From an optimization exercise on the open Yosys and OpenROAD flow, aimed at small area and a short achievable clock period; shortcuts taken in it are not production practice. In this exercise RTL edits were held to simulation tests only and were not proved equivalent to the original. The series may have gaps, and a smaller design here may also do less where the tests do not look. Power is estimated from default activity; no workload was simulated.

==> flow/design.v <==
`timescale 1ns / 1ps
module alu_wrap(
    input clk,
    input [31:0] a,
    input [31:0] b,
    input cin,
    input [4:0] card,
    output reg [31:0] f,
    output reg cout,
    output reg zero
    );
    reg [31:0] a_q, b_q;
    reg cin_q;
    reg [4:0] card_q;
    wire [31:0] f_d;
    wire cout_d, zero_d;
    alu u_alu(a_q, b_q, cin_q, card_q, f_d, cout_d, zero_d);
    always @(posedge clk) begin
        a_q <= a;
        b_q <= b;
        cin_q <= cin;
        card_q <= card;
        f <= f_d;
        cout <= cout_d;
        zero <= zero_d;
    end
endmodule

`timescale 1ns / 1ps
module add1(a, b, cin, sum, cout);
    input a, b, cin;
    output sum, cout;
    assign sum = a ^ b ^ cin;
    assign cout = (a & b) | (a & cin) | (b & cin);
endmodule
module add2(a, b, cin, sum, cout);
    input [1:0] a, b;
    input cin;
    output [1:0] sum;
    output cout;
    wire carry;
    add1 a1(a[0], b[0], cin, sum[0], carry);
    add1 a2(a[1], b[1], carry, sum[1], cout);
endmodule
module add4(a, b, cin, sum, cout);
    input [3:0] a, b;
    input cin;
    output [3:0] sum;
    output cout;
    wire carry;
    add2 a1(a[1:0], b[1:0], cin, sum[1:0], carry);
    add2 a2(a[3:2], b[3:2], carry, sum[3:2], cout);
endmodule
module add8(a, b, cin, sum, cout);
    input [7:0] a, b;
    input cin;
    output [7:0] sum;
    output cout;
    wire carry;
    add4 a1(a[3:0], b[3:0], cin, sum[3:0], carry);
    add4 a2(a[7:4], b[7:4], carry, sum[7:4], cout);
endmodule
module add16(a, b, cin, sum, cout);
    input [15:0] a, b;
    input cin;
    output [15:0] sum;
    output cout;
    wire carry;
    add8 a1(a[7:0], b[7:0], cin, sum[7:0], carry);
    add8 a2(a[15:8], b[15:8], carry, sum[15:8], cout);
endmodule
module add32(a, b, cin, sum, cout);
    input [31:0] a, b;
    input cin;
    output [31:0] sum;
    output cout;
    wire carry;
    add16 a1(a[15:0], b[15:0], cin, sum[15:0], carry);
    add16 a2(a[31:16], b[31:16], carry, sum[31:16], cout);
endmodule
module sub32(a, b, cin, sum, cout);
    input [31:0] a, b;
    input cin;
    output [31:0] sum;
    output cout;
    wire [31:0] b_n, sum_t, cin_n;
    wire cout1, cout2;
    assign b_n = b ^ {32{1'b1}};
    assign cin_n = {{31{1'b0}}, cin} ^ {32{1'b1}};
    add32 a1(a, b_n, 1'b1, sum_t, cout1);
    add32 a2(sum_t, cin_n, 1'b1, sum, cout2);
    assign cout = cout1 | cout2;
endmodule
`timescale 1ns / 1ps
module multiplex32_16(in, out, card);
    input [511:0] in;
    input [4:0] card;
    output reg [31:0] out;
    always @(*) begin
        case(card)
            5'b00000: out = in[511:480];
            5'b00001: out = in[479:448];
            5'b00010: out = in[447:416];
            5'b00011: out = in[415:384];
            5'b00100: out = in[383:352];
            5'b00101: out = in[351:320];
            5'b00110: out = in[319:288];
            5'b00111: out = in[287:256];
            5'b01000: out = in[255:224];
            5'b01001: out = in[223:192];
            5'b01010: out = in[191:160];
            5'b01011: out = in[159:128];
            5'b01100: out = in[127:96];
            5'b01101: out = in[95:64];
            5'b01110: out = in[63:32];
            5'b01111: out = in[31:0];
            default: out = {32{1'b0}};
        endcase
    end
endmodule
module multiplex1_16(in, out, card);
    input [15:0] in;
    input [4:0] card;
    output reg out;
    always @(*) begin
        case(card)
            5'b00000: out = in[15];
            5'b00001: out = in[14];
            5'b00010: out = in[13];
            5'b00011: out = in[12];
            5'b00100: out = in[11];
            5'b00101: out = in[10];
            default: out = 1'b0;
        endcase
    end
endmodule
`timescale 1ns / 1ps
module alu(a, b, cin, card, f, cout, zero);
    input [31:0] a, b;
    input [4:0] card;
    input cin;
    output [31:0] f;
    output cout;
    output reg zero;
    wire [511:0] f_t;
    wire [15:0] cout_t;
    add32 a1(a, b, 1'b0, f_t[511:480], cout_t[15]);
    add32 a2(a, b, cin, f_t[479:448], cout_t[14]);
    sub32 s3(a, b, 1'b0, f_t[447:416], cout_t[13]);
    sub32 s4(a, b, cin, f_t[415:384], cout_t[12]);
    sub32 s5(b, a, 1'b0, f_t[383:352], cout_t[11]);
    sub32 s6(b, a, cin, f_t[351:320], cout_t[10]);
    assign f_t[319:288] = a;
    assign f_t[287:256] = b;
    assign f_t[255:224] = ~a;
    assign f_t[223:192] = ~b;
    assign f_t[191:160] = a|b;
    assign f_t[159:128] = a&b;
    assign f_t[127:96] = ~(a^b);
    assign f_t[95:64] = a^b;
    assign f_t[63:32] = ~(a&b);
    assign f_t[31:0] = {32{1'b0}};
    multiplex32_16 m32(f_t, f, card);
    multiplex1_16 m1(cout_t, cout, card);
    always @(*) begin
        if(f=={32{1'b0}}) zero = 1;
        else zero = 0;
    end
endmodule
==> flow/run.sh <==
#!/bin/bash
# synth_recipe.tcl (not shown) runs the flow's synth.tcl, then flattens the netlist and writes it again
# the make line also repeats each setting of config.mk as NAME=value (left out here)
make -C /OpenROAD-flow-scripts/flow DESIGN_CONFIG=/design/flow/config.mk WORK_HOME=/design/flow/orfs CLKGATE_MAP_FILE= SYNTH_SCRIPT=/design/flow/synth_recipe.tcl finish
==> flow/config.mk <==
export PLATFORM = sky130hd
export DESIGN_NAME = alu_wrap
export DESIGN_NICKNAME = alu_wrap
export VERILOG_FILES = /design/flow/design.v
export SDC_FILE = /design/flow/constraint.sdc
export NUM_CORES = 4
export LEC_CHECK = 0
export CAP_MARGIN = 20
export CORE_MARGIN = 2
export CORE_UTILIZATION = 40
export SLEW_MARGIN = 20
==> flow/constraint.sdc <==
create_clock -name core_clock -period 17.0 [get_ports {clk}]
set_input_delay 3.4000 -clock core_clock [delete_from_list [all_inputs] [get_ports {clk}]]
set_output_delay 3.4000 -clock core_clock [all_outputs]
set_load 0.01 [all_outputs]
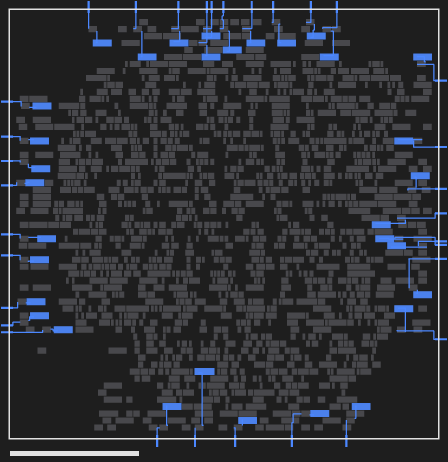
*Nets reached from selected ports, run 1*
The bar under the picture is 50 um long.
- blue: `b` (direction input; end cells 32; buffers 32; wire 508 um)

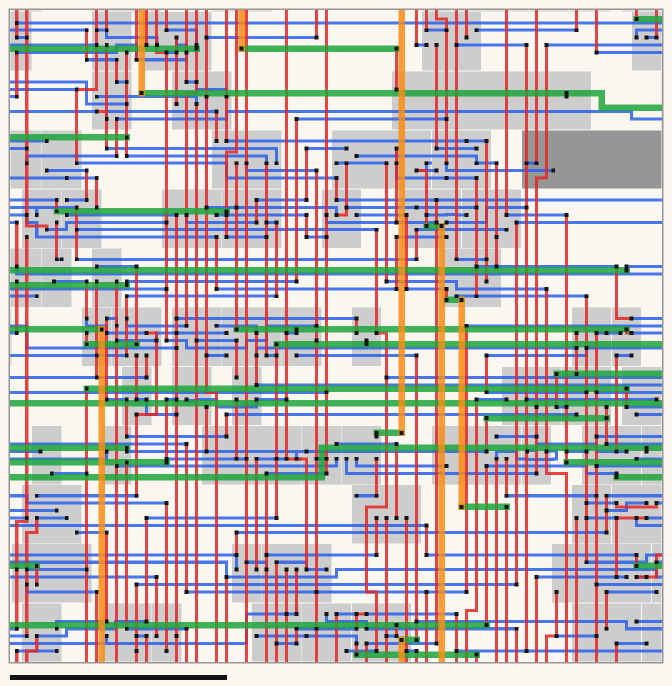
*Layout detail, run 1*
The bar under the picture is 10 um long. Region (68, 68) to (98, 98) um. Cells in gray, sequential cells in the stronger gray; small squares are vias.
- red: metal 2
- orange: metal 4
- blue: metal 1
- green: metal 3
- sequential cells in the window: 1
- netlist names of flops here include: `f` (1)
- most frequent: a211oi_1 (7), nor3_1 (5), nor2_1 (5)
- cells with their middle in the window: 61

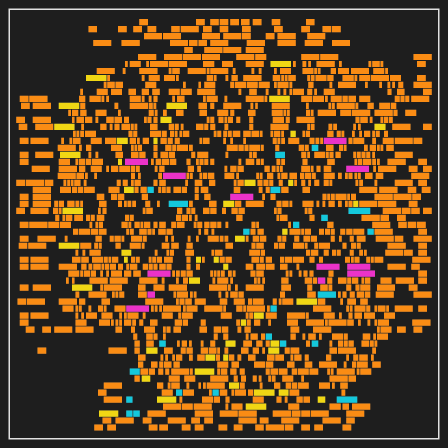
*Cell sizes after repair, run 1*
- orange: _0 and _1 cells (cells 1270; share 94%; most used inv_1)
- magenta: _6 and larger (cells 12; share 0.89%; most used clkbuf_16)
- cyan: _3 and _4 cells (cells 23; share 1.7%; most used buf_4)
- yellow: _2 cells (cells 47; share 3.5%; most used fa_2)
post-layout worst setup margin: 0.617 ns
Non-CTS buffers: 119
Final Cell Area: 12300 sq um
synthesis-to-finish area growth: 16.2%

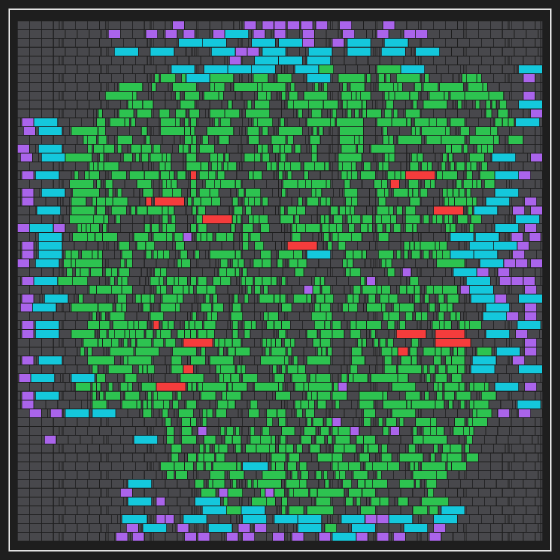
*Placement by cell class, run 1*
Fill, decap, tap and diode cells in gray.
- purple: remaining buffers and delay cells (cells 119)
- green: combinational and other logic (cells 1113)
- red: clock drivers and dummy loads (cells 16)
- cyan: sequential cells (cells 104)

==> impl_metrics.csv, run 1 <==
group,metric,value,unit
place,place_ws,0.0143,ns
pwr,power_frac_clock,0.268,
synthesis,synth.cell_area,10600,sq um
run_status,status,"no timing/DRC/antenna violations",
synthesis,synth_xor_area_frac,0.0116,
setup_path,slowest_delay,0.57,ns
setup_path,cp.depth,43,
routing,vias_per_cell,6.15,
clocking,htree_levels,3,
pwr,p_leak,0.00527,uW
timing,clock_skew,0.00922,ns
setup_path,endpoint_kind,"flop",
synthesis,yosysWarnings,4,
setup_path,critical_path.max_fanout,5,
floorplanning,start_util,0.407,
routing,vias,10400,
synthesis,ys_types,82,
synthesis,netlist.top_cell.by_area,"dfxtp_1",
pwr,p_sw,298,uW
clocking,tritoncts,"done",
pwr,ir_drop,0.0589,mV
timing,hold_viol,0,
clocking,numCtsBuffers,9,
timing,whs,0.664,ns
setup_path,r2r_slack,0.62,ns
clocking,clk_latency,0.36,ns
setup_path,critPathLaunchType,"flop",
place,place.port_buffers,104,
setup_path,path_buf_inv,3,
finish,nNetsFinal,1610,
synthesis,synth_top_family_by_area,"adder cells",
global_routing,antenna_found_initial,0,
setup_path,crit_path_frequent_cell,"fa_1",
synthesis,synth-adder-area-share,0.272,
pwr,power_density,66.3,nW/um^2
pwr,sw_frac_of_total,0.366,
timing,rsz0062_at_grt,"no",
routing,drc,0,
timing,final_max_slew_viol_count,0,
synthesis,synthFlopType,"dfxtp_1",
global_routing,grt-ovfl-total,0,
finish,diodes,0,
clocking,numClockSinks,104,
place,gp_congestion,0.934,
floorplanning,die_y,167,um
setup_path,r2r-start,"a_q[0]$_DFF_P_",
floorplanning,die-width,167,um
pwr,seq_power_share,0.356,
global_routing,grt_usage,0.270,
synthesis,ys_seq_area_frac,0.197,
min_path,hp-class,"flop to flop",
clocking,clk_path_buf_depth,2,
synthesis,synthArstFlopShare,0,
synthesis,synth_seq_cells,104,
setup_path,reg2regPathDepth,43,
setup_path,cp.arrival,16.66,ns
global_routing,grt_max_degree,54,
timing,finalSetupViolCount,0,
place,place_area,11900,sq um
pwr,p_int,517,uW
synthesis,synthCells,1270,
floorplanning,fp-row-count,59,
synthesis,synthMuxAreaShare,0.0271,
setup_path,critPathSlowestCell,"fa_1",
setup_path,crit_family,"adder cells",
timing,worst_slew_pin_slew,1.08,ns
min_path,min_path_cells,2,
timing,max_freq,0.0610,GHz
floorplanning,top_level_ports,105,
min_path,min_from,"a_q[31]$_DFF_P_",
synthesis,yosys.area_share.simple,0.180,
synthesis,syn_avg_cell_area,8.32,sq um
setup_path,path_class,"flop to flop",
global_routing,grt_pass1_vias,10100,
clocking,cts_root_buffer,"clkbuf_16",
pwr,combPwrFrac,0.376,
timing,tns,0,ns
timing,finalCriticalPeriod,16.38,ns
synthesis,synth_area_leaders,"dfxtp_1 (20%), ha_1 (15%), fa_1 (12%), inv_1 (5.1%), o21ai_0 (3.8%)",
synthesis,synth_fp_nets,1533,
## run 1: power by group through the flow
stage,combinational (uW),sequential [uW],clock [uW]
after floorplan,187,294,0
after global placement,295,295,0
after detailed placement,299,295,0
after CTS,301,290,226
after global routing,338,294,233
final,306,290,218
## run 1: layer usage
metal / track usage / routed length [um]
met1: 0.371 / 16200
met2: 0.425 / 16900
met3: 0.0506 / 3490
met4: 0.0941 / 1240
met5: 0 / 0
## run 1: per-stage QoR
stage	instances	utilization
floorplan	1270	-
global placement	1671	0.459
detailed placement	1671	0.459
CTS	1687	0.471
global route	1687	0.472
finish	1687	0.472
## run 1: tightest hold or removal path, stage by stage (launching register included)
cell and delay (ns):
dfxtp_1 0.39, o21ai_0 0.16, o21ai_0 0.07
## run 1: sequential cells by signal, summed over array words and instances, names as in the netlist
name,count
b_q,32
cin_q,1
card_q,5
a_q,32
cout,1
f,32
zero,1
## run 1: final timing paths
path | endpoint
setup / recovery | zero$_DFF_P_
hold / removal | cout$_DFF_P_
setup reg to reg | zero$_DFF_P_
hold reg to reg | cout$_DFF_P_
## run 1: placed cells by master (no fill, tap or decap), types with 28 or more instances in the layout
| master | instances |
|---|---|
| a211oi_1 | 28 |
| clkdlybuf4s50_1 | 104 |
| nand2_1 | 79 |
| o22ai_1 | 31 |
| nor3_1 | 35 |
| nor2_1 | 98 |
| o21ai_0 | 81 |
| dfxtp_1 | 101 |
| ha_1 | 129 |
| fa_1 | 50 |
| a21oi_1 | 66 |
| inv_1 | 144 |
## run 1: cell type report
class	count	area, sq um
clock buffer	9	225
clock inverter	7	70.1
fill	2557	13700
inverter	144	541
multi-input combinational	969	7780
sequential	104	2090
tap	335	419
timing repair buffer	119	1150
## run 1: cell usage after synthesis (all sizes together) (6+ instances only)
cell       n
buf       20
or2       10
o32ai      6
a221oi    15
nand4     11
o211ai    21
a2bb2oi    6
o21a       7
mux2i     23
o21bai     6
nand2b    10
o221ai    14
or3       12
nand2     79
o2111ai   10
nor2     102
a22oi      6
inv      144
a211o      7
or4        9
a211oi    30
o22ai     31
ha       129
nand3b     9
clkbuf    33
o21ai     90
nor3b      9
nor2b     11
a21oi     66
nor4      27
nand3     18
fa        63
nor3      36
dfxtp    104
xnor2      9
a2111oi    8
## run 1: what timing repair did
item	in CTS	in global routing
pin swaps	0	1
hold buffers	0	0
endpoints found under the setup margin	1	2
resized for setup	4	12
==> run 1 -> run 2 <==
==> flow/design.v (replaced) <==
`timescale 1ns / 1ps
module alu_wrap(
    input clk,
    input [31:0] a,
    input [31:0] b,
    input cin,
    input [4:0] card,
    output reg [31:0] f,
    output reg cout,
    output reg zero
    );
    reg [31:0] a_q, b_q;
    reg cin_q;
    reg [4:0] card_q;
    wire [31:0] f_d;
    wire cout_d, zero_d;
    alu u_alu(a_q, b_q, cin_q, card_q, f_d, cout_d, zero_d);
    always @(posedge clk) begin
        a_q <= a;
        b_q <= b;
        cin_q <= cin;
        card_q <= card;
        f <= f_d;
        cout <= cout_d;
        zero <= zero_d;
    end
endmodule

module alu(a, b, cin, card, f, cout, zero);
    input [31:0] a, b;
    input [4:0] card;
    input cin;
    output [31:0] f;
    output cout;
    output zero;
    wire arith = ~card[4] & ~card[3] & ~(card[2] & card[1]);
    wire swap  = card[2];
    wire sub   = card[2] | card[1];
    wire [31:0] x  = swap ? b : a;
    wire [31:0] y0 = swap ? a : b;
    wire [31:0] y  = sub ? ~y0 : y0;
    wire c = card[0] ? (cin ^ sub) : sub;
    wire [32:0] s = {1'b0, x} + {1'b0, y} + {32'b0, c};
    reg [31:0] l;
    always @(*) begin
        case (card[3:0])
            4'd6:  l = a;
            4'd7:  l = b;
            4'd8:  l = ~a;
            4'd9:  l = ~b;
            4'd10: l = a | b;
            4'd11: l = a & b;
            4'd12: l = ~(a ^ b);
            4'd13: l = a ^ b;
            4'd14: l = ~(a & b);
            default: l = 32'b0;
        endcase
    end
    assign f = arith ? s[31:0] : (card[4] ? 32'b0 : l);
    assign cout = arith & (sub | s[32]);
    assign zero = ~|f;
endmodule
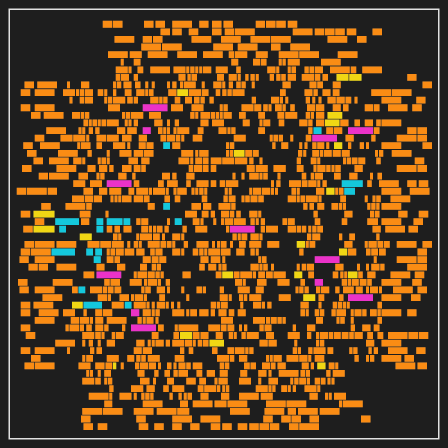
*Cell sizes after repair, run 2*
- cyan: _3 and _4 cells (cells 19; share 1.6%; most used buf_4)
- magenta: _6 and larger (cells 12; share 1.0%; most used clkbuf_16)
- yellow: _2 cells (cells 22; share 1.9%; most used mux2_2)
- orange: _0 and _1 cells (cells 1136; share 96%; most used nand2_1)

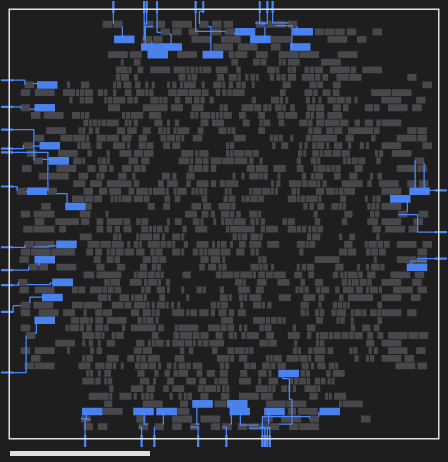
*Nets reached from selected ports, run 2*
The bar under the picture is 50 um long.
- blue: `b` (direction input; end cells 32; buffers 32; wire 542 um)

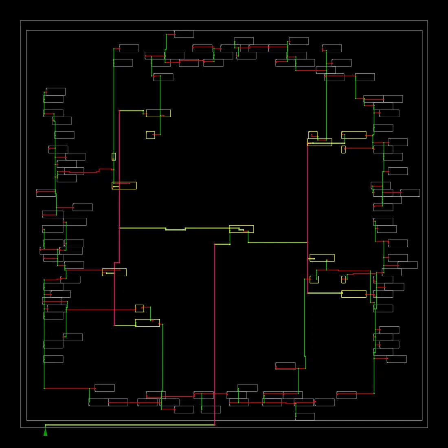
*Clock routing, run 2*
clkbuf count: 10
num sequential: 104
Clock Latency Late Sink: 0.37 ns

==> run 2 against run 1 <==
  * First-iteration DRC count fell by 18%
  * Power fell by 2.7%
  * Highest routed layer unchanged
  * Clock skew rose by 0.0014 ns
  * Combinational power barely moved
  * Core utilization fell by 0.10 points
  * Largest power group unchanged
  * Sequential power fell by 1%
==> impl_metrics.csv, run 2 <==
group,metric,value,unit
global_routing,grt_max_degree,97,
setup_path,critical_path.max_fanout,96,
synthesis,synth_seq_cells,104,
synthesis,synth_area_leaders,"dfxtp_1 (23%), ha_1 (13%), a21oi_1 (4.9%), nand2_1 (4.8%), xor2_1 (4.4%)",
clocking,clk_path_buf_depth,2,
floorplanning,fp-row-count,54,
floorplanning,die_y,153,um
finish,reg.largest.list,"a_q x32, b_q x32, f x32",
finish,final_common_cell,"nand2_1",
place,gp_congestion,0.927,
synthesis,netlist.top_cell.by_area,"dfxtp_1",
pwr,p_int,496,uW
synthesis,ys_seq_area_frac,0.233,
routing,vias,8712,
setup_path,cp.arrival,5.37,ns
setup_path,critPathLaunchType,"flop",
finish,post-route-util,0.471,
clocking,htree_levels,3,
place,place_ws,11.97,ns
finish,mostFrequentLayoutCells,"nand2_1 (114), clkdlybuf4s50_1 (104), dfxtp_1 (100)",
timing,hold_viol,0,
pwr,power_frac_clock,0.251,
pwr,sw_frac_of_total,0.374,
pwr,seq_power_share,0.361,
timing,worst_slew_pin_slew,1.05,ns
timing,setup_ws,11.91,ns
synthesis,ys_types,88,
synthesis,synthArstFlopShare,0,
timing,final_max_slew_viol_count,0,
synthesis,netlist_top_cells_count,"nand2_1 (114), dfxtp_1 (104), ha_1 (95)",
synthesis,synthCells,1136,
global_routing,grt_pass1_vias,7745,
place,place.port_buffers,104,
timing,finalSetupViolCount,0,
min_path,hp-class,"flop to flop",
global_routing,grt-ovfl-total,0,
global_routing,antenna_found_initial,0,
clocking,cts_root_buffer,"clkbuf_16",
timing,max_freq,0.196,GHz
clocking,cts_resized,0,
pwr,ir_drop,0.0448,mV
synthesis,yosysWarnings,2,
synthesis,synth.cell_area,8920,sq um
synthesis,synth_most_common_cell,"nand2_1",
synthesis,synth_fp_nets,1304,
run_status,status,"no timing/DRC/antenna violations",
min_path,min_path_cells,4,
synthesis,synthFlopType,"dfxtp_1",
setup_path,path_class,"flop to flop",
setup_path,reg2regPathDepth,15,
timing,clock_skew,0.0106,ns
routing,vias_per_cell,5.93,
floorplanning,die-width,153,um
finish,diodes,0,
finish,fillers,2184,
finish,syn2layout_area_growth,15.7,%
pwr,p_sw,297,uW
finish,nNetsFinal,1352,
timing,rsz0062_at_grt,"no",
run 2: cell types whose count changed after synthesis, moves of 18 or more:
cell	change
nor2_1	-29
fa_1	-61
nand2_1	+35
nor4_1	-18
xor2_1	+40
inv_1	-68
a21oi_1	+22
ha_1	-34
nor3_1	-26
run 2: cells by family after synthesis:
kind of cell,Yosys count,synth area share
and+or+nand+nor,311,0.174
DFF,104,0.233
xor gates and xnor gates,60,0.0589
buffers and inverters,156,0.0759
adders and majority gates,97,0.138
muxes,29,0.0334
AOI/OAI and AO/OA,379,0.287
run 2: worst max-delay path, stage by stage, from the launching register on:
cell and delay (ns):
dfxtp_4 0.95, buf_4 0.62, buf_4 0.60, nand2b_1 0.20, nand2_1 0.06, ha_1 0.39, a21oi_1 0.28, o21ai_0 0.16
o31ai_1 0.25, a31oi_1 0.11, a221oi_2 0.32, xor2_1 0.17, o22ai_1 0.11, a2111oi_0 0.42, nand4_1 0.17, nor4_2 0.14
run 2: layout make-up:
type / count / area (sq um) / area share
multi-input combinational: 876 / 6180 / 0.599
timing repair buffer: 116 / 1130 / 0.110
clock inverter: 6 / 42.5 / 0.00412
clock buffer: 10 / 229 / 0.0222
sequential: 104 / 2090 / 0.203
tap: 280 / 350 / 0.0340
inverter: 77 / 289 / 0.0280
run 2: worst paths after layout:
kind	start	slack, ns	end
setup reg to reg	card_q[2]$_DFF_P_	11.91	zero$_DFF_P_
hold / removal	a_q[3]$_DFF_P_	0.76	f[3]$_DFF_P_
hold reg to reg	a_q[3]$_DFF_P_	0.76	f[3]$_DFF_P_
setup / recovery	card_q[2]$_DFF_P_	11.91	zero$_DFF_P_
run 2: per-layer routing:
metal  global-route usage  wire length (um)  vias to the layer above
met2                0.344             12000                      401
met3               0.0510              2890                       45
met5                    0                 0                        -
met4               0.0795               796                        0
li1                     -                 -                     4231
met1                0.368             13700                     4035
run 2: power by group through the flow:
stage	sequential (uW)	combinational, uW	clock [uW]
after global routing	289	335	216
after CTS	286	301	206
final	286	307	199
after floorplan	286	205	0
after global placement	291	300	0
after detailed placement	291	299	0
run 2: stage by stage:
step           std cells  area (sq um)  hold WS, ns
2_1_floorplan       1136          8920        0.664
3_3_place_gp        1453         10000        0.750
3_5_place_dp        1453         10000        0.743
4_1_cts             1469         10300        0.770
5_1_grt             1469         10300        0.857
6_report            1469         10300        0.764
==> run 3: a larger rewrite; changed files in full <==
removed: flow/run.sh
==> flow/design.v <==
`timescale 1ns / 1ps
module alu_wrap(
    input clk,
    input [31:0] a,
    input [31:0] b,
    input cin,
    input [4:0] card,
    output reg [31:0] f,
    output reg cout,
    output reg zero
    );
    reg [31:0] a_q, b_q;
    reg cin_q;
    reg [4:0] card_q;
    wire [31:0] f_d;
    wire cout_d, zero_d;
    alu u_alu(a_q, b_q, cin_q, card_q, f_d, cout_d, zero_d);
    always @(posedge clk) begin
        a_q <= a;
        b_q <= b;
        cin_q <= cin;
        card_q <= card;
        f <= f_d;
        cout <= cout_d;
        zero <= zero_d;
    end
endmodule

module alu(a, b, cin, card, f, cout, zero);
    input [31:0] a, b;
    input [4:0] card;
    input cin;
    output [31:0] f;
    output cout;
    output zero;
    reg [3:0] t;    
    reg ka, kb, c0, cu;
    always @(*) begin
        t = 4'b0000; {ka, kb, c0, cu} = 4'b0;
        if (!card[4]) case (card[3:0])
            4'd0:  begin t = 4'b0110; ka = 1'b1; end
            4'd1:  begin t = 4'b0110; ka = 1'b1; c0 = cin; end
            4'd2:  begin t = 4'b1001; ka = 1'b1; c0 = 1'b1; cu = 1'b1; end
            4'd3:  begin t = 4'b1001; ka = 1'b1; c0 = ~cin; cu = 1'b1; end
            4'd4:  begin t = 4'b1001; kb = 1'b1; c0 = 1'b1; cu = 1'b1; end
            4'd5:  begin t = 4'b1001; kb = 1'b1; c0 = ~cin; cu = 1'b1; end
            4'd6:  t = 4'b1100;   
            4'd7:  t = 4'b1010;   
            4'd8:  t = 4'b0011;   
            4'd9:  t = 4'b0101;   
            4'd10: t = 4'b1110;   
            4'd11: t = 4'b1000;   
            4'd12: t = 4'b1001;   
            4'd13: t = 4'b0110;   
            4'd14: t = 4'b0111;   
            default: ;
        endcase
    end
    wire [31:0] p, x, g;
    genvar i;
    generate for (i = 0; i < 32; i = i + 1) begin : gb
        assign p[i] = t[{a[i], b[i]}];
    end endgenerate
    assign x = (a & {32{ka}}) | (b & {32{kb}});
    assign g = x & ~p;
    wire [32:0] c;
    assign c[0] = c0;
    wire [31:0] G0 = {g[31:1], g[0] | (p[0] & c0)};
    wire [31:0] P0 = p;
    wire G1_1 = G0[1] | (P0[1] & G0[0]);
    wire P1_1 = P0[1] & P0[0];
    wire G1_3 = G0[3] | (P0[3] & G0[2]);
    wire P1_3 = P0[3] & P0[2];
    wire G1_5 = G0[5] | (P0[5] & G0[4]);
    wire P1_5 = P0[5] & P0[4];
    wire G1_7 = G0[7] | (P0[7] & G0[6]);
    wire P1_7 = P0[7] & P0[6];
    wire G1_9 = G0[9] | (P0[9] & G0[8]);
    wire P1_9 = P0[9] & P0[8];
    wire G1_11 = G0[11] | (P0[11] & G0[10]);
    wire P1_11 = P0[11] & P0[10];
    wire G1_13 = G0[13] | (P0[13] & G0[12]);
    wire P1_13 = P0[13] & P0[12];
    wire G1_15 = G0[15] | (P0[15] & G0[14]);
    wire P1_15 = P0[15] & P0[14];
    wire G1_17 = G0[17] | (P0[17] & G0[16]);
    wire P1_17 = P0[17] & P0[16];
    wire G1_19 = G0[19] | (P0[19] & G0[18]);
    wire P1_19 = P0[19] & P0[18];
    wire G1_21 = G0[21] | (P0[21] & G0[20]);
    wire P1_21 = P0[21] & P0[20];
    wire G1_23 = G0[23] | (P0[23] & G0[22]);
    wire P1_23 = P0[23] & P0[22];
    wire G1_25 = G0[25] | (P0[25] & G0[24]);
    wire P1_25 = P0[25] & P0[24];
    wire G1_27 = G0[27] | (P0[27] & G0[26]);
    wire P1_27 = P0[27] & P0[26];
    wire G1_29 = G0[29] | (P0[29] & G0[28]);
    wire P1_29 = P0[29] & P0[28];
    wire G1_31 = G0[31] | (P0[31] & G0[30]);
    wire P1_31 = P0[31] & P0[30];
    wire G2_3 = G1_3 | (P1_3 & G1_1);
    wire P2_3 = P1_3 & P1_1;
    wire G2_7 = G1_7 | (P1_7 & G1_5);
    wire P2_7 = P1_7 & P1_5;
    wire G2_11 = G1_11 | (P1_11 & G1_9);
    wire P2_11 = P1_11 & P1_9;
    wire G2_15 = G1_15 | (P1_15 & G1_13);
    wire P2_15 = P1_15 & P1_13;
    wire G2_19 = G1_19 | (P1_19 & G1_17);
    wire P2_19 = P1_19 & P1_17;
    wire G2_23 = G1_23 | (P1_23 & G1_21);
    wire P2_23 = P1_23 & P1_21;
    wire G2_27 = G1_27 | (P1_27 & G1_25);
    wire P2_27 = P1_27 & P1_25;
    wire G2_31 = G1_31 | (P1_31 & G1_29);
    wire P2_31 = P1_31 & P1_29;
    wire G3_7 = G2_7 | (P2_7 & G2_3);
    wire P3_7 = P2_7 & P2_3;
    wire G3_15 = G2_15 | (P2_15 & G2_11);
    wire P3_15 = P2_15 & P2_11;
    wire G3_23 = G2_23 | (P2_23 & G2_19);
    wire P3_23 = P2_23 & P2_19;
    wire G3_31 = G2_31 | (P2_31 & G2_27);
    wire P3_31 = P2_31 & P2_27;
    wire G4_15 = G3_15 | (P3_15 & G3_7);
    wire P4_15 = P3_15 & P3_7;
    wire G4_31 = G3_31 | (P3_31 & G3_23);
    wire P4_31 = P3_31 & P3_23;
    wire G5_31 = G4_31 | (P4_31 & G4_15);
    wire P5_31 = P4_31 & P4_15;
    wire G6_23 = G3_23 | (P3_23 & G4_15);
    wire P6_23 = P3_23 & P4_15;
    wire G7_11 = G2_11 | (P2_11 & G3_7);
    wire P7_11 = P2_11 & P3_7;
    wire G7_19 = G2_19 | (P2_19 & G4_15);
    wire P7_19 = P2_19 & P4_15;
    wire G7_27 = G2_27 | (P2_27 & G6_23);
    wire P7_27 = P2_27 & P6_23;
    wire G8_5 = G1_5 | (P1_5 & G2_3);
    wire P8_5 = P1_5 & P2_3;
    wire G8_9 = G1_9 | (P1_9 & G3_7);
    wire P8_9 = P1_9 & P3_7;
    wire G8_13 = G1_13 | (P1_13 & G7_11);
    wire P8_13 = P1_13 & P7_11;
    wire G8_17 = G1_17 | (P1_17 & G4_15);
    wire P8_17 = P1_17 & P4_15;
    wire G8_21 = G1_21 | (P1_21 & G7_19);
    wire P8_21 = P1_21 & P7_19;
    wire G8_25 = G1_25 | (P1_25 & G6_23);
    wire P8_25 = P1_25 & P6_23;
    wire G8_29 = G1_29 | (P1_29 & G7_27);
    wire P8_29 = P1_29 & P7_27;
    wire G9_2 = G0[2] | (P0[2] & G1_1);
    wire P9_2 = P0[2] & P1_1;
    wire G9_4 = G0[4] | (P0[4] & G2_3);
    wire P9_4 = P0[4] & P2_3;
    wire G9_6 = G0[6] | (P0[6] & G8_5);
    wire P9_6 = P0[6] & P8_5;
    wire G9_8 = G0[8] | (P0[8] & G3_7);
    wire P9_8 = P0[8] & P3_7;
    wire G9_10 = G0[10] | (P0[10] & G8_9);
    wire P9_10 = P0[10] & P8_9;
    wire G9_12 = G0[12] | (P0[12] & G7_11);
    wire P9_12 = P0[12] & P7_11;
    wire G9_14 = G0[14] | (P0[14] & G8_13);
    wire P9_14 = P0[14] & P8_13;
    wire G9_16 = G0[16] | (P0[16] & G4_15);
    wire P9_16 = P0[16] & P4_15;
    wire G9_18 = G0[18] | (P0[18] & G8_17);
    wire P9_18 = P0[18] & P8_17;
    wire G9_20 = G0[20] | (P0[20] & G7_19);
    wire P9_20 = P0[20] & P7_19;
    wire G9_22 = G0[22] | (P0[22] & G8_21);
    wire P9_22 = P0[22] & P8_21;
    wire G9_24 = G0[24] | (P0[24] & G6_23);
    wire P9_24 = P0[24] & P6_23;
    wire G9_26 = G0[26] | (P0[26] & G8_25);
    wire P9_26 = P0[26] & P8_25;
    wire G9_28 = G0[28] | (P0[28] & G7_27);
    wire P9_28 = P0[28] & P7_27;
    wire G9_30 = G0[30] | (P0[30] & G8_29);
    wire P9_30 = P0[30] & P8_29;
    assign c[1] = G0[0];
    assign c[2] = G1_1;
    assign c[3] = G9_2;
    assign c[4] = G2_3;
    assign c[5] = G9_4;
    assign c[6] = G8_5;
    assign c[7] = G9_6;
    assign c[8] = G3_7;
    assign c[9] = G9_8;
    assign c[10] = G8_9;
    assign c[11] = G9_10;
    assign c[12] = G7_11;
    assign c[13] = G9_12;
    assign c[14] = G8_13;
    assign c[15] = G9_14;
    assign c[16] = G4_15;
    assign c[17] = G9_16;
    assign c[18] = G8_17;
    assign c[19] = G9_18;
    assign c[20] = G7_19;
    assign c[21] = G9_20;
    assign c[22] = G8_21;
    assign c[23] = G9_22;
    assign c[24] = G6_23;
    assign c[25] = G9_24;
    assign c[26] = G8_25;
    assign c[27] = G9_26;
    assign c[28] = G7_27;
    assign c[29] = G9_28;
    assign c[30] = G8_29;
    assign c[31] = G9_30;
    assign c[32] = G5_31;
    assign f = p ^ c[31:0];
    assign cout = cu | c[32];
    assign zero = ~|f;
endmodule
==> flow/flow/run.sh <==
#!/bin/bash
# Layout: the standard flow (standard.sh), with two ORFS variables changed:
#  - the port buffers are sky130_fd_sc_hd__buf_1 cells instead of clkdlybuf4s50_1;
#  - timing repair aims at SETUP_SLACK_MARGIN ns of setup slack, so that it sizes the
#    design for a shorter cycle than the 17 ns clock it is signed off at.
# The make output goes to standard.log; each ORFS step logs to orfs/logs/.
set -euo pipefail
export BUFFER_PORTS_ARGS="-buffer_cell sky130_fd_sc_hd__buf_1"
export SETUP_SLACK_MARGIN=12.5
bash standard.sh finish > standard.log 2>&1
==> flow/standard.sh <==
#!/bin/bash
# synth_recipe.tcl (not shown) runs the flow's synth.tcl, then flattens the netlist and writes it again
# the make line also repeats each setting of config.mk as NAME=value (left out here)
make -C /OpenROAD-flow-scripts/flow DESIGN_CONFIG=/design/flow/config.mk WORK_HOME=/design/flow/orfs CLKGATE_MAP_FILE= SYNTH_SCRIPT=/design/flow/synth_recipe.tcl "${@:-finish}"
==> flow/config.mk <==
export PLATFORM = sky130hd
export DESIGN_NAME = alu_wrap
export DESIGN_NICKNAME = alu_wrap
export VERILOG_FILES = /design/flow/design.v
export SDC_FILE = /design/flow/constraint.sdc
export NUM_CORES = 4
export LEC_CHECK = 0
export ABC_AREA = 1
export CAP_MARGIN = 20
export CORE_MARGIN = 2
export CORE_UTILIZATION = 40
export SLEW_MARGIN = 20
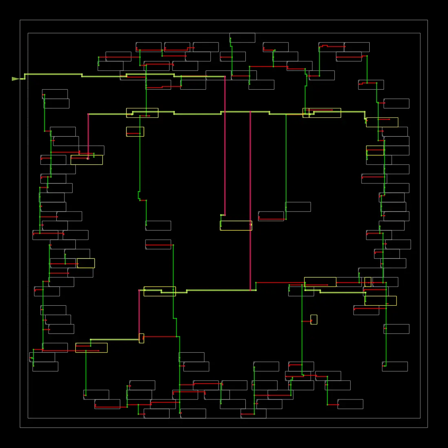
*Clock routing, run 3*
# clock sinks: 104
Clock Latency Late Sink: 0.35 ns
clkbuf count: 13

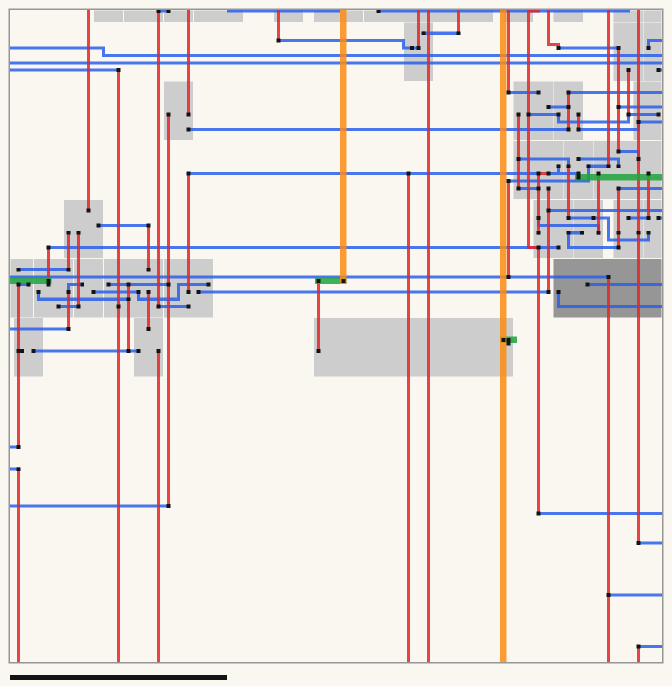
*Layout detail, run 3*
The bar under the picture is 10 um long. Region (44, 44) to (74, 74) um. Cells in gray, sequential cells in the stronger gray; small squares are vias.
- red: metal 2
- green: metal 3
- orange: metal 4
- blue: metal 1
- most frequent: nand2_1 (6), inv_1 (4)
- sequential cells in the window: 1
- netlist names of flops here include: `a_q` (1)
- cells with their middle in the window: 23

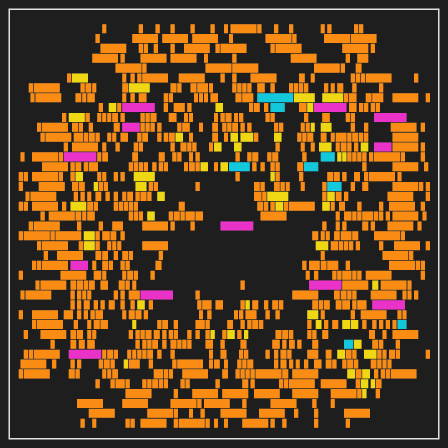
*Cell sizes after repair, run 3*
- magenta: _6 and larger (cells 12; share 1.4%; most used clkbuf_16)
- cyan: _3 and _4 cells (cells 8; share 0.93%; most used nand2_4)
- orange: _0 and _1 cells (cells 783; share 91%; most used nand2_1)
- yellow: _2 cells (cells 57; share 6.6%; most used nand2_2)
post-layout worst setup margin: 12.78 ns
Final Cell Area: 5970 sq um
Non-CTS buffers: 106

==> run 3 against run 2 <==
  * Non-clock buffer count fell by 10
  * Power fell by 23%
  * Worst hold slack got worse by 0.17 ns
  * Final area shrank 42%
  * Global-route usage shrank 6.0 points
  * Setup slack improved by 0.87 ns
  * Die area is 41% lower
  * Critical path depth is 14 lower
  * First-iteration DRC count fell by 70%
  * Flip-flop and latch count stayed put
  * Maximum frequency up 21%
  * Clock-buffer cell count up 3
==> impl_metrics.csv, run 3 <==
group,metric,value,unit
routing,vias_per_cell,4.71,
synthesis,synthFlopType,"dfxtp_1",
setup_path,path_buf_inv,1,
finish,nNetsFinal,926,
timing,clock_skew,0.00757,ns
global_routing,top_usage_layer,"met2",
global_routing,gr-usage-met1,0.234,
min_path,min_path_cells,1,
place,place.port_buffers,104,
floorplanning,die_y,118,um
synthesis,netlist.top_cell.by_area,"dfxtp_1",
min_path,min_from,"card_q[4]$_DFF_P_",
timing,final_max_slew_viol_count,0,
clocking,cts_root_buffer,"clkbuf_16",
synthesis,synth-adder-area-share,0,
pwr,p_sw,187,uW
clocking,cts_resized,0,
routing,postRouteAntennaNets,0,
global_routing,grt_util_met2,0.302,
floorplanning,fp-row-count,41,
setup_path,crit_chain,"buf_1",
pwr,seq_power_share,0.454,
clocking,clk_path_buf_depth,2,
routing,drtIter0Drc,282,
synthesis,synth.cell_area,5200,sq um
finish,reg.largest.list,"a_q x32, b_q x32, f x32",
pwr,ir_drop,0.0668,mV
synthesis,ys_seq_area_frac,0.400,
clocking,postCtsSetupRepairBufs,0,
setup_path,reg2regPathDepth,25,
synthesis,yosysWarnings,2,
setup_path,critPathSlowestCell,"dfxtp_1",
run_status,status,"no timing/DRC/antenna violations",
job,cap_violations,0,
synthesis,synth_fp_nets,824,
synthesis,synth_most_common_cell,"nand2_1",
finish,diodes,0,
synthesis,synth_top_family_by_area,"simple AND/OR/NAND/NOR gates",
synthesis,synth_xor_area_frac,0.00842,
global_routing,antenna_found_initial,0,
setup_path,crit_family,"flip-flops",
synthesis,synth_compound_area_frac,0.148,
timing,rsz0062_at_grt,"no",
synthesis,synthMuxAreaShare,0,
global_routing,grt_pass1_vias,4432,
synthesis,synthCells,753,
floorplanning,start_util,0.410,
pwr,power_frac_clock,0.320,
synthesis,synthArstFlopShare,0,
place,dp_cells,1016,
setup_path,critPathLaunchType,"flop",
pwr,p_int,426,uW
global_routing,grt_max_degree,32,
finish,final_common_cell,"nand2_1",
timing,hold_viol,0,
setup_path,r2r-start,"card_q[3]$_DFF_P_",
min_path,holdPathEnd,"cout$_DFF_P_",
routing,vias,4858,
floorplanning,die-width,118,um
setup_path,cp.arrival,0.82,ns
clocking,tritoncts,"done",
setup_path,slowest_delay,0.32,ns
global_routing,grt-ovfl-total,0,
finish,mostFrequentLayoutCells,"nand2_1 (247), inv_1 (121), dfxtp_1 (104), buf_1 (104), nand3_1 (67)",
pwr,sw_frac_of_total,0.305,
setup_path,r2r_slack,13.13,ns
clocking,htree_levels,3,
synthesis,yosys.area_share.simple,0.320,
timing,finalSetupViolCount,0,
synthesis,synth_seq_cells,104,
setup_path,path_class,"flop to primary output",
setup_path,critical_path.max_fanout,1,
timing,max_freq,0.237,GHz
setup_path,r2r_end,"zero$_DFF_P_",
timing,worst_slew_pin_slew,0.783,ns
finish,fin_cells,1032,
min_path,hp-class,"flop to flop",
place,place_area,5680,sq um
place,gp_congestion,0.815,
synthesis,ys_types,36,
synthesis,synth_area_leaders,"dfxtp_1 (40%), nand2_1 (18%), inv_1 (8.7%), nand3_1 (6.4%), a21oi_1 (3.1%)",
clocking,numCtsBuffers,9,
synthesis,netlist_top_cells_count,"nand2_1 (247), inv_1 (121), dfxtp_1 (104)",
finish,syn2layout_area_growth,14.8,%
global_routing,grt.met3_usage,0.0547,
floorplanning,fp.coreArea,12700,sq um
==> run 3: worst max-delay path by stage <==
stage | startpoint | endpoint | cells past startpoint
6_report | f[9]$_DFF_P_ | f[9] | 1
5_1_grt | card_q[3]$_DFF_P_ | zero$_DFF_P_ | 26
4_1_cts | f[21]$_DFF_P_ | f[21] | 1
3_5_place_dp | f[0]$_DFF_P_ | f[0] | 1
3_3_place_gp | f[9]$_DFF_P_ | f[9] | 1
2_1_floorplan | cout$_DFF_P_ | cout | 0
==> run 3: cell type report <==
class | instances | area (sq um)
fillers | 1361 | 6700
multi-input cells | 500 | 2480
flip-flops and latches | 104 | 2080
inverters | 134 | 503
repair buffers | 106 | 405
clock buffers | 13 | 270
well taps | 172 | 215
clock inverters | 3 | 15.0
==> run 3: layer usage <==
metal	part of all wire	wire length [um]
met1	0.49	6110
met2	0.44	5550
met3	0.049	618
met4	0.016	204
met5	0	0
==> run 3: stage by stage <==
stage               setup WS [ns]  utilization  hold WS (ns)  total power [uW]
global placement            13.17        0.449         0.582               422
finish                      12.78        0.471         0.592               613
detailed placement          13.16        0.449         0.581               422
floorplan                   13.27            -         0.517               385
CTS                         12.76        0.471         0.599               621
global route                12.61        0.471         0.645               650
==> run 3: cells by family (layout without fill, tap and decap cells) <==
group,count (synthesis),after routing
and+or+nand+nor,385,385
DFF,104,104
AOI/OAI and AO/OA,110,110
xor gates and xnor gates,5,5
buffers and inverters,149,256
==> run 3: power groups by stage <==
stage	sequential (uW)	combinational [uW]	clock, uW
finish	279	138	197
global placement	283	139	0
global route	281	156	213
detailed placement	284	138	0
floorplan	292	93.5	0
CTS	279	139	203
==> run 3 -> run 4 <==
==> flow/run.sh (new file) <==
#!/bin/bash
# synth_recipe.tcl (not shown) runs the flow's synth.tcl, then flattens the netlist and writes it again
# the make line also repeats each setting of config.mk as NAME=value (left out here)
make -C /OpenROAD-flow-scripts/flow DESIGN_CONFIG=/design/flow/config.mk WORK_HOME=/design/flow/orfs CLKGATE_MAP_FILE= SYNTH_SCRIPT=/design/flow/synth_recipe.tcl finish
removed: flow/flow/run.sh
removed: flow/standard.sh
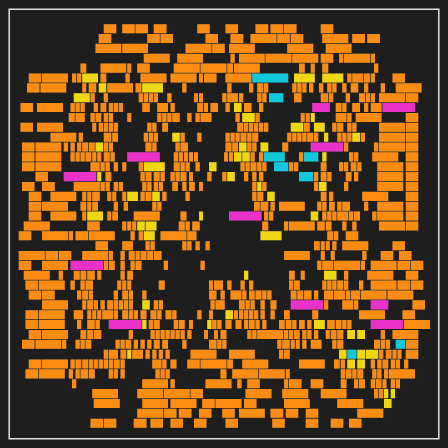
*Cell sizes after repair, run 4*
- magenta: _6 and larger (cells 11; share 1.3%; most used clkbuf_16)
- orange: _0 and _1 cells (cells 786; share 92%; most used nand2_1)
- yellow: _2 cells (cells 54; share 6.3%; most used nand2_2)
- cyan: _3 and _4 cells (cells 8; share 0.93%; most used nand2_4)
Final Cell Area: 6600 sq um
post-layout worst setup margin: 12.41 ns
synthesis-to-finish area growth: 26.9%

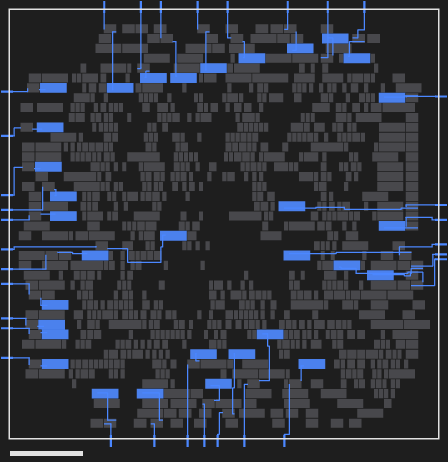
*Nets reached from selected ports, run 4*
The bar under the picture is 20 um long.
- blue: `b` (direction input; end cells 32; buffers 32; wire 658 um)

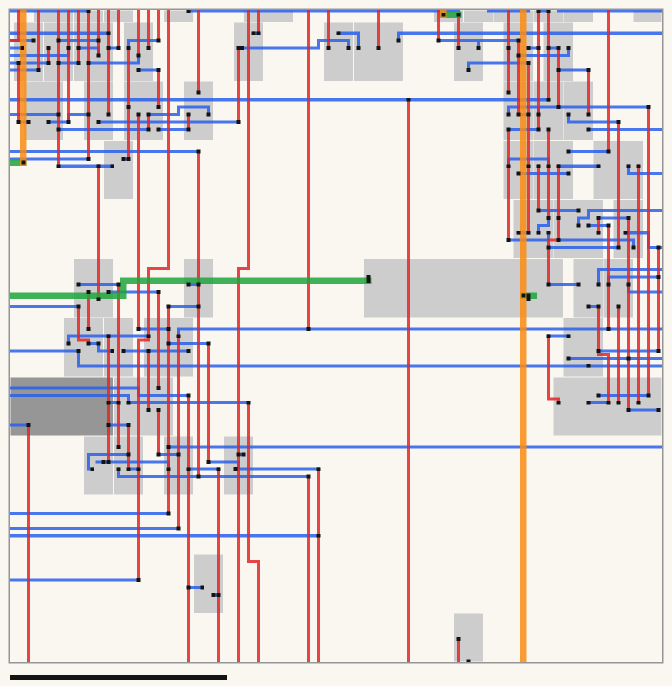
*Layout detail, run 4*
The bar under the picture is 10 um long. Region (44, 44) to (74, 74) um. Cells in gray, sequential cells in the stronger gray; small squares are vias.
- red: metal 2
- orange: metal 4
- green: metal 3
- blue: metal 1
- most frequent: nand2_1 (12), inv_1 (8)
- cells with their middle in the window: 42
- sequential cells in the window: 1
- netlist names of flops here include: `b_q` (1)

==> run 4 against run 3 <==
  * Critical path depth stayed put
  * Global-route usage is 0.97 points higher
  * Clock skew is 0.0021 ns higher
  * Flip-flop and latch count unchanged
  * Register-to-register slack about the same
  * Cell count about the same
  * Via count increased by 3.8%
  * Sequential share of layout area shrank 3.3 points
  * Maximum frequency shrank 8.2%
  * Synthesized area unchanged
  * Synthesized cell count did not move
  * Core utilization grew 5.0 points
==> impl_metrics.csv, run 4 <==
group,metric,value,unit
synthesis,synthCells,753,
setup_path,path_class,"flop to primary output",
setup_path,slowest_delay,0.53,ns
synthesis,netlist.top_cell.by_area,"dfxtp_1",
setup_path,critical_path.max_fanout,1,
synthesis,netlist_top_cells_count,"nand2_1 (247), inv_1 (121), dfxtp_1 (104)",
synthesis,synth_most_common_cell,"nand2_1",
synthesis,ys_seq_area_frac,0.400,
timing,worst_slew_pin_slew,0.758,ns
pwr,seq_power_share,0.437,
setup_path,path_buf_inv,1,
pwr,p_sw,186,uW
clocking,cts_hold_buf,0,
synthesis,yosys.area_share.simple,0.320,
run_status,status,"no timing/DRC/antenna violations",
synthesis,synth_top_family_by_area,"simple AND/OR/NAND/NOR gates",
finish,post-route-util,0.521,
setup_path,crit_chain,"clkdlybuf4s50_1",
synthesis,ys_types,36,
routing,drtIter0Drc,257,
routing,postRouteAntennaNets,0,
finish,multiInputGateArea,2480,sq um
finish,nNetsFinal,926,
setup_path,r2r_end,"zero$_DFF_P_",
floorplanning,fp-row-count,41,
finish,seqCellArea,2080,sq um
floorplanning,die_y,118,um
synthesis,synthMuxAreaShare,0,
finish,diodes,0,
clocking,numClockSinks,104,
place,gp_congestion,0.819,
synthesis,synthFlopType,"dfxtp_1",
finish,fillers,1250,
global_routing,grt-ovfl-total,0,
clocking,htree_levels,3,
synthesis,synth-adder-area-share,0,
global_routing,grt_max_degree,32,
setup_path,cp.arrival,1.19,ns
floorplanning,start_util,0.410,
min_path,min_path_cells,1,
clocking,clk_latency,0.35,ns
synthesis,synth_area_leaders,"dfxtp_1 (40%), nand2_1 (18%), inv_1 (8.7%), nand3_1 (6.4%), a21oi_1 (3.1%)",
pwr,ir_drop,0.0775,mV
synthesis,yosysWarnings,2,
finish,mostFrequentLayoutCells,"nand2_1 (247), inv_1 (121), dfxtp_1 (104), clkdlybuf4s50_1 (104), nand3_1 (67)",
timing,max_freq,0.218,GHz
synthesis,synth_compound_area_frac,0.148,
floorplanning,fp.coreArea,12700,sq um
synthesis,synth_seq_cells,104,
min_path,min_from,"card_q[4]$_DFF_P_",
setup_path,reg2regPathDepth,25,
timing,rsz0062_at_grt,"no",
pwr,p_int,452,uW
finish,reg.largest.list,"a_q x32, b_q x32, f x32",
min_path,hp-class,"flop to flop",
finish,final_common_cell,"nand2_1",
clocking,cts_root_buffer,"clkbuf_16",
synthesis,synth_fp_nets,824,
timing,hold_viol,0,
synthesis,synth_xor_area_frac,0.00842,
timing,clock_skew,0.00964,ns
routing,vias_per_cell,4.89,
clocking,postCtsSetupRepairBufs,0,
place,place.port_buffers,104,
global_routing,grt_pass1_vias,4864,
pwr,power_frac_clock,0.296,
setup_path,critPathLaunchType,"flop",
synthesis,synth.cell_area,5200,sq um
floorplanning,die-width,118,um
clocking,numCtsBuffers,9,
place,dp_cells,1016,
finish,fin_cells,1031,
clocking,clk_path_buf_depth,2,
routing,vias,5042,
setup_path,crit_family,"buffers and inverters",
timing,finalSetupViolCount,0,
setup_path,r2r_slack,13.12,ns
global_routing,antenna_found_initial,0,
clocking,cts_resized,0,
clocking,tritoncts,"done",
## run 4: power by group through the flow
stage,sequential [uW],clock (uW),combinational [uW]
2_1_floorplan,292,0,93.5
3_3_place_gp,283,0,167
3_5_place_dp,284,0,169
4_1_cts,279,195,170
5_1_grt,282,206,189
6_report,279,189,170
## run 4: final cells by class
cell class / instances / share of cell area
multi-input combinational: 500 / 0.375
clock buffer: 15 / 0.0406
timing repair buffer: 106 / 0.160
sequential: 104 / 0.315
tap: 172 / 0.0326
inverter: 134 / 0.0762
## run 4: how the worst max path moves through the flow
stage                              from    end  slack (ns)  depth (start not counted)
after detailed placement  f[23]$_DFF_P_  f[23]       12.76                          1
after CTS                 f[11]$_DFF_P_  f[11]       12.38                          1
after global placement    f[14]$_DFF_P_  f[14]       12.78                          1
after floorplan            cout$_DFF_P_   cout       13.27                          0
after global routing      f[12]$_DFF_P_  f[12]       12.35                          1
final                     f[14]$_DFF_P_  f[14]       12.41                          1
## run 4: per-layer routing
layer,track usage,vias up,wire [um]
li1,-,2583,-
met5,0,-,0
met3,0.0552,18,981
met1,0.225,2274,5660
met2,0.340,167,6470
met4,0.0700,0,180
## run 4: per-stage QoR
step	hold WS [ns]	setup WS [ns]	power (uW)	cell area (sq um)
2_1_floorplan	0.517	13.27	385	5200
3_3_place_gp	0.605	12.78	451	6330
3_5_place_dp	0.574	12.76	454	6330
5_1_grt	0.632	12.35	676	6600
6_report	0.595	12.41	638	6600
4_1_cts	0.595	12.38	644	6600
## run 4: kinds of logic after synthesis
logic type / count (synthesis)
simple gates: 385
xor+xnor: 5
flops: 104
buf+inv: 149
compound gates: 110

## Gallery

Placement by cell class.
Fill, decap, tap and diode cells in gray.
panel A
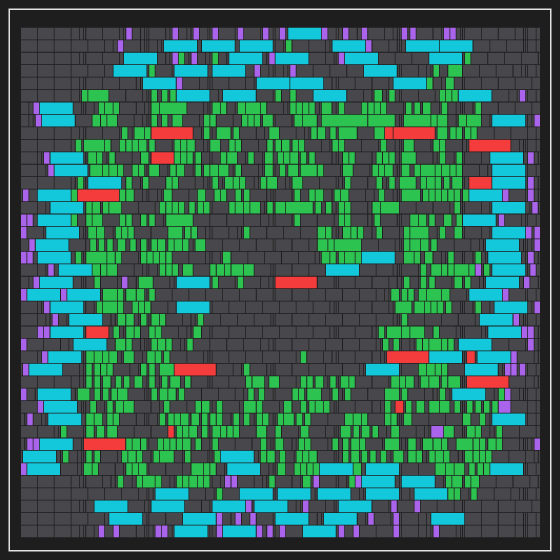
panel B
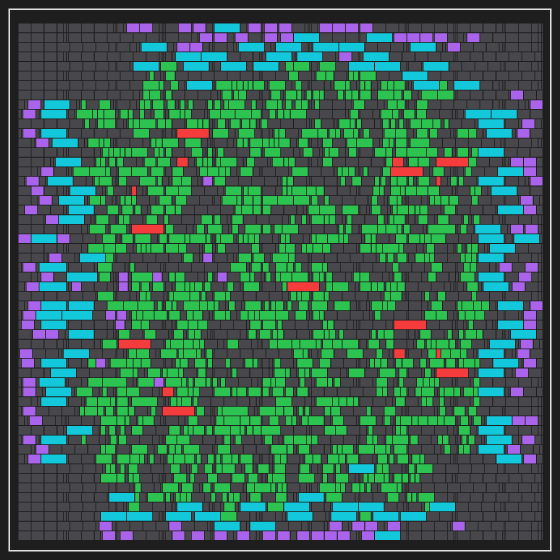
For run 2, see panel B.
For run 3, see panel A.
Of these, most cells: panel B

## what the ideal ports hide
The flow's constraints put no driver on any port. The routed layouts listed below were extracted and timed again, unchanged, in two steps.
Step 1 (the two cells are an assumption about what drives the block):
set clk [get_ports {clk}]
set_driving_cell -lib_cell sky130_fd_sc_hd__clkbuf_16 $clk
set_driving_cell -lib_cell sky130_fd_sc_hd__buf_2 [delete_from_list [all_inputs] $clk]
Step 2 also shifts input and output timing later by t, the mid clock arrival at the registers, as if the neighbouring blocks saw the same clock.
Three values: ideal ports, drivers, drivers and shift; two values: the first two.
run	t (ns)	setup WS [ns]	worst register clock-pin slew, ns
run 1	0.404	0.617 / 0.617 / 0.617	0.08 / 0.08
run 2	0.405	11.911 / 11.911 / 11.911	0.08 / 0.08
run 3	0.386	12.783 / 12.745 / 13.125	0.07 / 0.07
run 4	0.382	12.406 / 12.367 / 12.749	0.07 / 0.07
After both steps every run listed still meets setup and hold.
